Background: an optimization exercise with open tools, aiming at small area, a short achievable clock period and few clock cycles per item. Do not read the settings as production practice.
In this exercise RTL edits were held to simulation tests only and were not proved equivalent to the original.

### run.sh
#!/bin/bash
# synth_recipe.tcl (not shown) runs the flow's synth.tcl, then flattens the netlist and writes it again
# the make line also repeats each setting of config.mk as NAME=value (left out here)
make -C /OpenROAD-flow-scripts/flow DESIGN_CONFIG=/design/flow/config.mk WORK_HOME=/design/flow/orfs CLKGATE_MAP_FILE= SYNTH_SCRIPT=/design/flow/synth_recipe.tcl finish
### config.mk
export PLATFORM = sky130hd
export DESIGN_NAME = FIR_Filter_IP
export DESIGN_NICKNAME = FIR_Filter_IP
export VERILOG_FILES = /design/flow/design.v
export SDC_FILE = /design/flow/constraint.sdc
export NUM_CORES = 4
export LEC_CHECK = 0
export CAP_MARGIN = 20
export CORE_MARGIN = 2
export CORE_UTILIZATION = 40
export SETUP_SLACK_MARGIN = 0.5
export SLEW_MARGIN = 20
### constraint.sdc
create_clock -name core_clock -period 15.0 [get_ports {clk}]
set_input_delay 3.0000 -clock core_clock [delete_from_list [all_inputs] [get_ports {clk}]]
set_output_delay 3.0000 -clock core_clock [all_outputs]
set_load 0.01 [all_outputs]
### design.v
`timescale 1ns/1ps
module FIR_Filter_IP (
  input  wire          axi_aw_valid,
  output wire          axi_aw_ready,
  input  wire [5:0]    axi_aw_payload_addr,
  input  wire [2:0]    axi_aw_payload_prot,
  input  wire          axi_w_valid,
  output wire          axi_w_ready,
  input  wire [31:0]   axi_w_payload_data,
  input  wire [3:0]    axi_w_payload_strb,
  output wire          axi_b_valid,
  input  wire          axi_b_ready,
  output wire [1:0]    axi_b_payload_resp,
  input  wire          axi_ar_valid,
  output reg           axi_ar_ready,
  input  wire [5:0]    axi_ar_payload_addr,
  input  wire [2:0]    axi_ar_payload_prot,
  output wire          axi_r_valid,
  input  wire          axi_r_ready,
  output wire [31:0]   axi_r_payload_data,
  output wire [1:0]    axi_r_payload_resp,
  input  wire          axiStreamIn_valid,
  output wire          axiStreamIn_ready,
  input  wire [31:0]   axiStreamIn_payload,
  output reg           axiStreamOut_valid,
  input  wire          axiStreamOut_ready,
  output reg  [31:0]   axiStreamOut_payload,
  input  wire          clk,
  input  wire          reset
);
  wire       [31:0]   _zz_axiStreamOut_payload;
  wire       [31:0]   _zz_axiStreamOut_payload_1;
  wire       [31:0]   _zz_axiStreamOut_payload_2;
  wire       [31:0]   _zz_axiStreamOut_payload_3;
  wire       [31:0]   _zz_axiStreamOut_payload_4;
  wire       [31:0]   _zz_axiStreamOut_payload_5;
  wire       [31:0]   _zz_axiStreamOut_payload_6;
  wire       [31:0]   _zz_axiStreamOut_payload_7;
  wire       [31:0]   _zz_axiStreamOut_payload_8;
  wire       [31:0]   _zz_axiStreamOut_payload_9;
  wire       [31:0]   _zz_axiStreamOut_payload_10;
  wire       [31:0]   _zz_axiStreamOut_payload_11;
  wire       [31:0]   _zz_axiStreamOut_payload_12;
  wire       [31:0]   _zz_axiStreamOut_payload_13;
  wire       [31:0]   _zz_axiStreamOut_payload_14;
  wire                slv_readErrorFlag;
  wire                slv_writeErrorFlag;
  wire                slv_readHaltRequest;
  wire                slv_writeHaltRequest;
  wire                slv_writeJoinEvent_valid;
  wire                slv_writeJoinEvent_ready;
  wire                slv_writeOccur;
  reg        [1:0]    slv_writeRsp_resp;
  wire                slv_writeJoinEvent_translated_valid;
  wire                slv_writeJoinEvent_translated_ready;
  wire       [1:0]    slv_writeJoinEvent_translated_payload_resp;
  wire                _zz_slv_writeJoinEvent_translated_ready;
  reg                 _zz_slv_writeJoinEvent_translated_ready_1;
  wire                _zz_axi_b_valid;
  reg                 _zz_axi_b_valid_1;
  reg        [1:0]    _zz_axi_b_payload_resp;
  wire                when_Stream_l369;
  wire                slv_readDataStage_valid;
  wire                slv_readDataStage_ready;
  wire       [5:0]    slv_readDataStage_payload_addr;
  wire       [2:0]    slv_readDataStage_payload_prot;
  reg                 axi_ar_rValid;
  reg        [5:0]    axi_ar_rData_addr;
  reg        [2:0]    axi_ar_rData_prot;
  wire                when_Stream_l369_1;
  reg        [31:0]   slv_readRsp_data;
  reg        [1:0]    slv_readRsp_resp;
  wire                _zz_axi_r_valid;
  wire       [5:0]    slv_readAddressMasked;
  wire       [5:0]    slv_writeAddressMasked;
  wire                slv_readOccur;
  reg        [31:0]   coeffs_0;
  reg        [31:0]   coeffs_1;
  reg        [31:0]   coeffs_2;
  reg        [31:0]   coeffs_3;
  reg        [31:0]   coeffs_4;
  reg        [31:0]   coeffs_5;
  reg        [31:0]   coeffs_6;
  reg        [31:0]   coeffs_7;
  reg                 enable;
  reg        [31:0]   delregs_0;
  reg        [31:0]   delregs_1;
  reg        [31:0]   delregs_2;
  reg        [31:0]   delregs_3;
  reg        [31:0]   delregs_4;
  reg        [31:0]   delregs_5;
  reg        [31:0]   delregs_6;
  reg        [31:0]   delregs_7;
  reg                 outValid;
  wire                streamAccept;
  wire                coeffWrite;
  assign _zz_axiStreamOut_payload = ($signed(_zz_axiStreamOut_payload_1) + $signed(_zz_axiStreamOut_payload_14));
  assign _zz_axiStreamOut_payload_1 = ($signed(_zz_axiStreamOut_payload_2) + $signed(_zz_axiStreamOut_payload_13));
  assign _zz_axiStreamOut_payload_2 = ($signed(_zz_axiStreamOut_payload_3) + $signed(_zz_axiStreamOut_payload_12));
  assign _zz_axiStreamOut_payload_3 = ($signed(_zz_axiStreamOut_payload_4) + $signed(_zz_axiStreamOut_payload_11));
  assign _zz_axiStreamOut_payload_4 = ($signed(_zz_axiStreamOut_payload_5) + $signed(_zz_axiStreamOut_payload_10));
  assign _zz_axiStreamOut_payload_5 = ($signed(_zz_axiStreamOut_payload_6) + $signed(_zz_axiStreamOut_payload_9));
  assign _zz_axiStreamOut_payload_6 = ($signed(_zz_axiStreamOut_payload_7) + $signed(_zz_axiStreamOut_payload_8));
  assign _zz_axiStreamOut_payload_7 = ($signed(delregs_0) * $signed(coeffs_0));
  assign _zz_axiStreamOut_payload_8 = ($signed(delregs_1) * $signed(coeffs_1));
  assign _zz_axiStreamOut_payload_9 = ($signed(delregs_2) * $signed(coeffs_2));
  assign _zz_axiStreamOut_payload_10 = ($signed(delregs_3) * $signed(coeffs_3));
  assign _zz_axiStreamOut_payload_11 = ($signed(delregs_4) * $signed(coeffs_4));
  assign _zz_axiStreamOut_payload_12 = ($signed(delregs_5) * $signed(coeffs_5));
  assign _zz_axiStreamOut_payload_13 = ($signed(delregs_6) * $signed(coeffs_6));
  assign _zz_axiStreamOut_payload_14 = ($signed(delregs_7) * $signed(coeffs_7));
  assign slv_readErrorFlag = 1'b0;
  assign slv_writeErrorFlag = 1'b0;
  assign slv_readHaltRequest = 1'b0;
  assign slv_writeHaltRequest = 1'b0;
  assign slv_writeOccur = (slv_writeJoinEvent_valid && slv_writeJoinEvent_ready);
  assign slv_writeJoinEvent_valid = (axi_aw_valid && axi_w_valid);
  assign axi_aw_ready = slv_writeOccur;
  assign axi_w_ready = slv_writeOccur;
  assign slv_writeJoinEvent_translated_valid = slv_writeJoinEvent_valid;
  assign slv_writeJoinEvent_ready = slv_writeJoinEvent_translated_ready;
  assign slv_writeJoinEvent_translated_payload_resp = slv_writeRsp_resp;
  assign _zz_slv_writeJoinEvent_translated_ready = (! slv_writeHaltRequest);
  assign slv_writeJoinEvent_translated_ready = (_zz_slv_writeJoinEvent_translated_ready_1 && _zz_slv_writeJoinEvent_translated_ready);
  always @(*) begin
    _zz_slv_writeJoinEvent_translated_ready_1 = axi_b_ready;
    if(when_Stream_l369) begin
      _zz_slv_writeJoinEvent_translated_ready_1 = 1'b1;
    end
  end
  assign when_Stream_l369 = (! _zz_axi_b_valid);
  assign _zz_axi_b_valid = _zz_axi_b_valid_1;
  assign axi_b_valid = _zz_axi_b_valid;
  assign axi_b_payload_resp = _zz_axi_b_payload_resp;
  always @(*) begin
    axi_ar_ready = slv_readDataStage_ready;
    if(when_Stream_l369_1) begin
      axi_ar_ready = 1'b1;
    end
  end
  assign when_Stream_l369_1 = (! slv_readDataStage_valid);
  assign slv_readDataStage_valid = axi_ar_rValid;
  assign slv_readDataStage_payload_addr = axi_ar_rData_addr;
  assign slv_readDataStage_payload_prot = axi_ar_rData_prot;
  assign _zz_axi_r_valid = (! slv_readHaltRequest);
  assign slv_readDataStage_ready = (axi_r_ready && _zz_axi_r_valid);
  assign axi_r_valid = (slv_readDataStage_valid && _zz_axi_r_valid);
  assign axi_r_payload_data = slv_readRsp_data;
  assign axi_r_payload_resp = slv_readRsp_resp;
  always @(*) begin
    if(slv_writeErrorFlag) begin
      slv_writeRsp_resp = 2'b10;
    end else begin
      slv_writeRsp_resp = 2'b00;
    end
  end
  always @(*) begin
    if(slv_readErrorFlag) begin
      slv_readRsp_resp = 2'b10;
    end else begin
      slv_readRsp_resp = 2'b00;
    end
  end
  always @(*) begin
    slv_readRsp_data = 32'h00000000;
    case(slv_readAddressMasked)
      6'h00 : begin
        slv_readRsp_data[31 : 0] = coeffs_0;
      end
      6'h04 : begin
        slv_readRsp_data[31 : 0] = coeffs_1;
      end
      6'h08 : begin
        slv_readRsp_data[31 : 0] = coeffs_2;
      end
      6'h0c : begin
        slv_readRsp_data[31 : 0] = coeffs_3;
      end
      6'h10 : begin
        slv_readRsp_data[31 : 0] = coeffs_4;
      end
      6'h14 : begin
        slv_readRsp_data[31 : 0] = coeffs_5;
      end
      6'h18 : begin
        slv_readRsp_data[31 : 0] = coeffs_6;
      end
      6'h1c : begin
        slv_readRsp_data[31 : 0] = coeffs_7;
      end
      6'h20 : begin
        slv_readRsp_data[0 : 0] = enable;
      end
      default : begin
      end
    endcase
  end
  assign slv_readAddressMasked = (slv_readDataStage_payload_addr & (~ 6'h03));
  assign slv_writeAddressMasked = (axi_aw_payload_addr & (~ 6'h03));
  assign slv_readOccur = (axi_r_valid && axi_r_ready);
  assign axiStreamIn_ready = enable;
  assign streamAccept = (axiStreamIn_valid && enable);
  assign coeffWrite = (slv_writeOccur && (! slv_writeAddressMasked[5]));
  always @(*) begin
    axiStreamOut_valid = outValid;
  end
  always @(*) begin
    axiStreamOut_payload = _zz_axiStreamOut_payload;
  end
  always @(posedge clk or posedge reset) begin
    if(reset) begin
      _zz_axi_b_valid_1 <= 1'b0;
      axi_ar_rValid <= 1'b0;
      coeffs_0 <= 32'h00000000;
      coeffs_1 <= 32'h00000000;
      coeffs_2 <= 32'h00000000;
      coeffs_3 <= 32'h00000000;
      coeffs_4 <= 32'h00000000;
      coeffs_5 <= 32'h00000000;
      coeffs_6 <= 32'h00000000;
      coeffs_7 <= 32'h00000000;
      enable <= 1'b0;
      delregs_0 <= 32'h00000000;
      delregs_1 <= 32'h00000000;
      delregs_2 <= 32'h00000000;
      delregs_3 <= 32'h00000000;
      delregs_4 <= 32'h00000000;
      delregs_5 <= 32'h00000000;
      delregs_6 <= 32'h00000000;
      delregs_7 <= 32'h00000000;
      outValid <= 1'b0;
    end else begin
      if(_zz_slv_writeJoinEvent_translated_ready_1) begin
        _zz_axi_b_valid_1 <= (slv_writeJoinEvent_translated_valid && _zz_slv_writeJoinEvent_translated_ready);
      end
      if(axi_ar_ready) begin
        axi_ar_rValid <= axi_ar_valid;
      end
      outValid <= streamAccept;
      if(streamAccept) begin
        delregs_0 <= axiStreamIn_payload;
        delregs_1 <= delregs_0;
        delregs_2 <= delregs_1;
        delregs_3 <= delregs_2;
        delregs_4 <= delregs_3;
        delregs_5 <= delregs_4;
        delregs_6 <= delregs_5;
        delregs_7 <= delregs_6;
      end
      if(coeffWrite) begin
        delregs_0 <= 32'h00000000;
        delregs_1 <= 32'h00000000;
        delregs_2 <= 32'h00000000;
        delregs_3 <= 32'h00000000;
        delregs_4 <= 32'h00000000;
        delregs_5 <= 32'h00000000;
        delregs_6 <= 32'h00000000;
        delregs_7 <= 32'h00000000;
      end
      case(slv_writeAddressMasked)
        6'h00 : begin
          if(slv_writeOccur) begin
            coeffs_0 <= axi_w_payload_data[31 : 0];
          end
        end
        6'h04 : begin
          if(slv_writeOccur) begin
            coeffs_1 <= axi_w_payload_data[31 : 0];
          end
        end
        6'h08 : begin
          if(slv_writeOccur) begin
            coeffs_2 <= axi_w_payload_data[31 : 0];
          end
        end
        6'h0c : begin
          if(slv_writeOccur) begin
            coeffs_3 <= axi_w_payload_data[31 : 0];
          end
        end
        6'h10 : begin
          if(slv_writeOccur) begin
            coeffs_4 <= axi_w_payload_data[31 : 0];
          end
        end
        6'h14 : begin
          if(slv_writeOccur) begin
            coeffs_5 <= axi_w_payload_data[31 : 0];
          end
        end
        6'h18 : begin
          if(slv_writeOccur) begin
            coeffs_6 <= axi_w_payload_data[31 : 0];
          end
        end
        6'h1c : begin
          if(slv_writeOccur) begin
            coeffs_7 <= axi_w_payload_data[31 : 0];
          end
        end
        6'h20 : begin
          if(slv_writeOccur) begin
            enable <= axi_w_payload_data[0];
          end
        end
        default : begin
        end
      endcase
    end
  end
  always @(posedge clk) begin
    if(_zz_slv_writeJoinEvent_translated_ready_1) begin
      _zz_axi_b_payload_resp <= slv_writeJoinEvent_translated_payload_resp;
    end
    if(axi_ar_ready) begin
      axi_ar_rData_addr <= axi_ar_payload_addr;
      axi_ar_rData_prot <= axi_ar_payload_prot;
    end
  end
endmodule
Final layout:
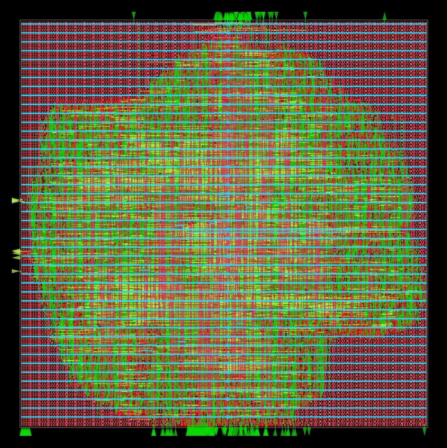
total wirelength of the detailed-routed design: 610000 um
Placement Rows: 226
post-route standard cell area excluding fillers: 0.167 mm2
Finished Core Util: 43.9%

Cell classes on the final placement:
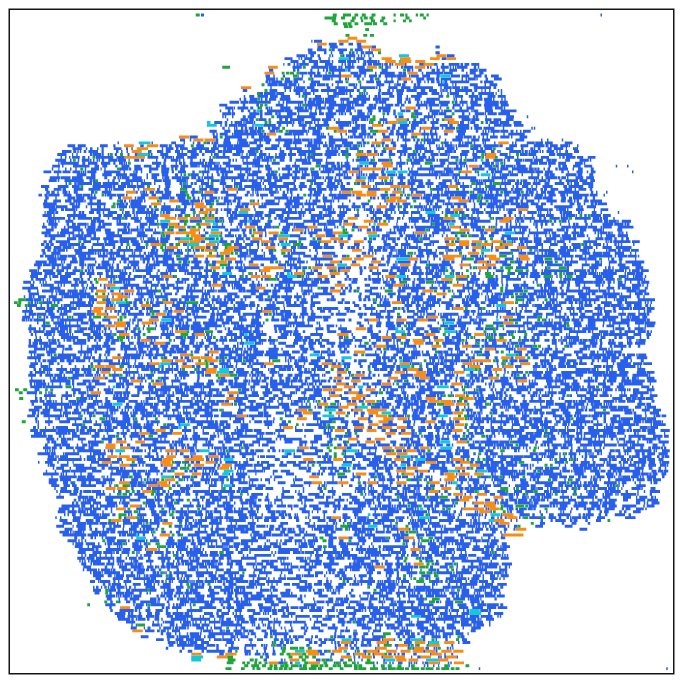
- blue: remaining logic cells (cells 14820; share of their area 85%)
- green: remaining buffers and delay cells (cells 911; share of their area 4.9%)
- orange: sequential cells (cells 520; share of their area 8.4%)
- cyan: clock drivers and dummy loads (cells 132; share of their area 1.6%)
Core Region: 0.379 mm2
sequential fraction of total cell area: 8.11%

I/O pins on the die edge:
Pins as bars across the die edge, other pins in gray.
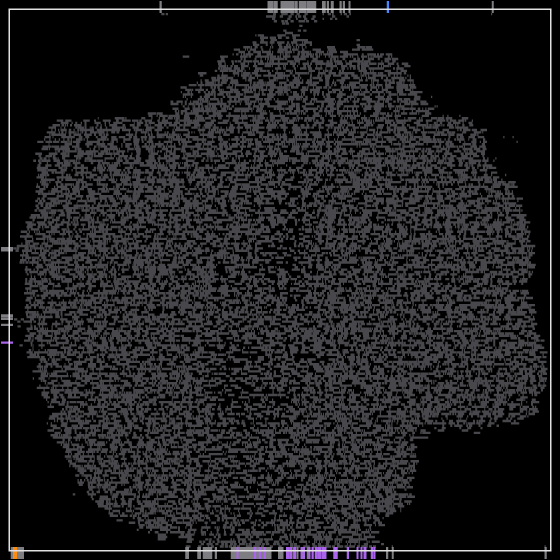
- orange: axi_ar_payload_prot (pins 3; direction input; edge bottom)
- purple: axiStreamIn_payload (pins 32; direction input; edge 31 bottom, 1 left)
- blue: clk (pins 1; direction input; edge top)
Horiz. Die Dim: 621 um
die outline height: 621 um

==> synthesized netlist by cell type (2+ instances only) <==
cell type | n | share of area [%]
sky130_fd_sc_hd__edfxtp_1 | 4 | 0.079
sky130_fd_sc_hd__and2_1 | 2198 | 9.0
sky130_fd_sc_hd__nand2b_1 | 20 | 0.082
sky130_fd_sc_hd__o21ai_0 | 8 | 0.026
sky130_fd_sc_hd__o21ai_1 | 4 | 0.013
sky130_fd_sc_hd__and3_1 | 3 | 0.012
sky130_fd_sc_hd__nand3_1 | 10 | 0.033
sky130_fd_sc_hd__buf_1 | 27 | 0.067
sky130_fd_sc_hd__buf_2 | 23 | 0.076
sky130_fd_sc_hd__nor2_1 | 13 | 0.032
sky130_fd_sc_hd__a21o_1 | 11 | 0.054
sky130_fd_sc_hd__xor2_1 | 98 | 0.56
sky130_fd_sc_hd__a22oi_1 | 126 | 0.62
sky130_fd_sc_hd__nand2_1 | 2541 | 6.3
sky130_fd_sc_hd__xnor2_1 | 439 | 2.5
sky130_fd_sc_hd__nand4_1 | 31 | 0.13
sky130_fd_sc_hd__inv_1 | 4030 | 9.9
sky130_fd_sc_hd__nor3_1 | 11 | 0.036
sky130_fd_sc_hd__buf_4 | 7 | 0.035
sky130_fd_sc_hd__fa_1 | 3655 | 48
sky130_fd_sc_hd__mux2_1 | 30 | 0.22
sky130_fd_sc_hd__nor2b_1 | 5 | 0.021
sky130_fd_sc_hd__xnor3_1 | 2 | 0.030
sky130_fd_sc_hd__ha_1 | 1040 | 8.6
sky130_fd_sc_hd__a221oi_1 | 3 | 0.017
sky130_fd_sc_hd__and2_2 | 5 | 0.025
sky130_fd_sc_hd__clkbuf_2 | 2 | 0.0066
sky130_fd_sc_hd__mux2_2 | 227 | 1.7
sky130_fd_sc_hd__or3_1 | 2 | 0.0082
sky130_fd_sc_hd__a21oi_1 | 281 | 0.92
sky130_fd_sc_hd__dfrtp_1 | 516 | 8.5
sky130_fd_sc_hd__o21bai_1 | 5 | 0.025
sky130_fd_sc_hd__a211oi_1 | 2 | 0.0099
sky130_fd_sc_hd__clkbuf_1 | 888 | 2.2
==> layer usage <==
layer / wire, um / GRT usage [%] / share of wire, % / up-vias
li1: - / - / - / 46300
met1: 229000 / 41.0 / 38 / 59900
met2: 260000 / 47.1 / 43 / 6362
met3: 69700 / 9.21 / 11 / 1402
met4: 50700 / 22.1 / 8.3 / 18
met5: 326 / 0.455 / 0.053 / -
==> qor.yml <==
outcome: "timing/DRC/antenna clean"
ir_worst_vdd_mv: 1.58
fin_ws_ns: 0.710
clock_tree.htree_level_count: 3
synth-edff-count: 4
comb_power_share_pct: 89.3
reg2regPathDepth: 6
non_clock_buffer_area_fraction_after_layout_pct: 4.76
post_synth_and_or_nand_nor_area_fraction_pct: 15.7
final_gp_congestion: 1.08
first_global_vias: 118000
layout_common_cells: "sky130_fd_sc_hd__inv_1 (4002), sky130_fd_sc_hd__fa_1 (3539), sky130_fd_sc_hd__nand2_1 (2538), sky130_fd_sc_hd__and2_1 (2196), sky130_fd_sc_hd__ha_1 (1038)"
pre_cts_ws_ns: 0.535
synth.yosys.seq_area_share_pct: 8.56
timing.critical_path.buf_inv: 12
syn_to_final_growth_pct: 9.42
top_power_group: "combinational cells"
cts_setup_buffers: 15
holdPathStages: 2
synthesis.yosys.warnings: 1
avgRoutedWirePerCell_um: 28.4
layout.non_clock_buffers: 911
max_clock_freq_mhz: 70.0
postSynthRegisterBits: 520
grt_remaining_overflow: 0
post_cts.resized_instances: 246
hpwlAfterDp_um: 505000
pin_count_of_the_biggest_net_entering_global_routing: 167
global_route_wire_length_before_repair_um: 869000
worst_setup_path_start_kind: "flop"
finalWorstPathRequiredPeriod_ns: 14.29
leading_cell_type_in_the_layout_fill_and_taps_excluded: "sky130_fd_sc_hd__inv_1"
endpoint_kind: "primary output"
async_reset_ff_share_pct: 99.2
synthDistinctLibCells: 51
nNetsFinal: 21100
num_tap_cells: 5016
dieArea_mm2: 0.385
clockBufferDepth: 3
synthMuxAreaShare_pct: 1.90
total_power_mw: 42.1
timing.final.max_slew_violations: 0
critical-path-top-cell-by-count: "sky130_fd_sc_hd__fa_1"
crit_path_max_incr_delay_ns: 0.67
largest_family_of_logic_cells_by_synthesized_area: "adder cells"
cp-startpoint: "coeffs_2[22]$_DFFE_PP0P_"
antenna_violating_nets_post_route: 0
holdWs_ns: 0.500
cts.reportedPaths.clkPinSlew_ns: 0.07
fraction_of_synthesized_cell_area_in_xor_and_xnor_cells_pct: 3.13
timing_worst_slew_pin_value_ns: 1.22
synth.avg_cell_area_um2: 9.34
whs_endpoint: "_zz_axi_b_valid_1$_DFFE_PP0N_"
cts-hold-fix-buffers: 0
detail_route.vias_per_cell: 5.31
ff2ff_setup_slack_ns: 11.15
critPathKind: "flop to primary output"
cell_internal_pwr_mw: 17.9
largest_cell_class: "multi-input combinational cells"
power_density_mw_per_mm2: 253
initial_antenna_violation_count: 56
timing.setup.tns_ns: 0
timing.critical_path.required_ns: 12.00
layout-drive-gt1-share_pct: 9.75
n_fill_cell: 37200
place.detailed.instances: 21100
route.vias.total: 114000
pg_comb_mw: 37.6
share_of_the_final_layout_cell_area_in_multi_input_gates_pct: 72.6
timing.hold.worst.start: "_zz_axi_b_valid_1$_DFFE_PP0N_"
timing.final.setup_violations: 0
io_pins: 170
clock_buf_count: 89
timing.final.crit_share_pct: 95.3
critical_path_cell_count: 35
clk_share_pct: 1.58
place.port_buffers: 150
cts-buffers-inserted: 72
drt-initial-drc-count: 12000
postSynth.topFlopCell: "sky130_fd_sc_hd__dfrtp_1"
p_seq_share_pct: 5.8
multi_input_gate_area_mm2: 0.121
detailed_place.area_mm2: 0.161
nMultiInputCombCells: 10800
initial_utilization_pct: 40.2
rsz0062_at_grt: "no"
pg_clk_mw: 2.08
syn-cell-area_mm2: 0.152
timing.critical_path.arrival_ns: 11.29
cell_at_the_slowest_stage_of_the_critical_path: "sky130_fd_sc_hd__fa_2"
critical_path_peak_fanout: 8
power_switching_mw: 24.2
sequentialPower_mw: 2.44
hold_violations: 0
timing.rr.end: "delregs_5[9]$_DFFE_PP0P_"
grt_total_usage_pct: 32.1
hold_removal_path_class: "flop to flop"
leakagePower_nw: 79.7
slew_headroom_pct: 18.6
count_of_placed_standard_cells_in_the_final_layout_fillers_left_out: 21500
inv_count: 4031
destination_of_the_critical_timing_path: "axiStreamOut_payload[31]"
cts_num_sinks: 520
worst_case_clock_skew_ns: 0.0406
synth_compound_gate_area_share_pct: 1.74
seqCellArea_mm2: 0.0135
cts_root_buffer: "sky130_fd_sc_hd__clkbuf_16"
Testbench counts, summed over its fixed seeds: cycles 4,104, items 4,096.

==> port drivers added, routing unchanged <==
The flow's constraints put no driver on any port. The routed layout listed below was extracted and timed again, unchanged, in two steps.
Step 1, drivers: a clkbuf_16 drives clk and a buf_2 each remaining input, both assumed.
Step 2 also shifts input and output timing later by t, the mid clock arrival at the registers, as if the neighbouring blocks saw the same clock.
Three values: no drivers, after step 1, after step 2; two values: the first two.
t (ns): 0.833
setup WS [ns]: 0.710 / 0.606 / 1.438
hold WS [ns]: 0.500 / 0.500 / 0.500
worst setup path after step 2: register to output
After both steps this run still meets setup and hold. The setup slack of this run moves by -0.104 ns with the drivers and by +0.728 ns with both steps.
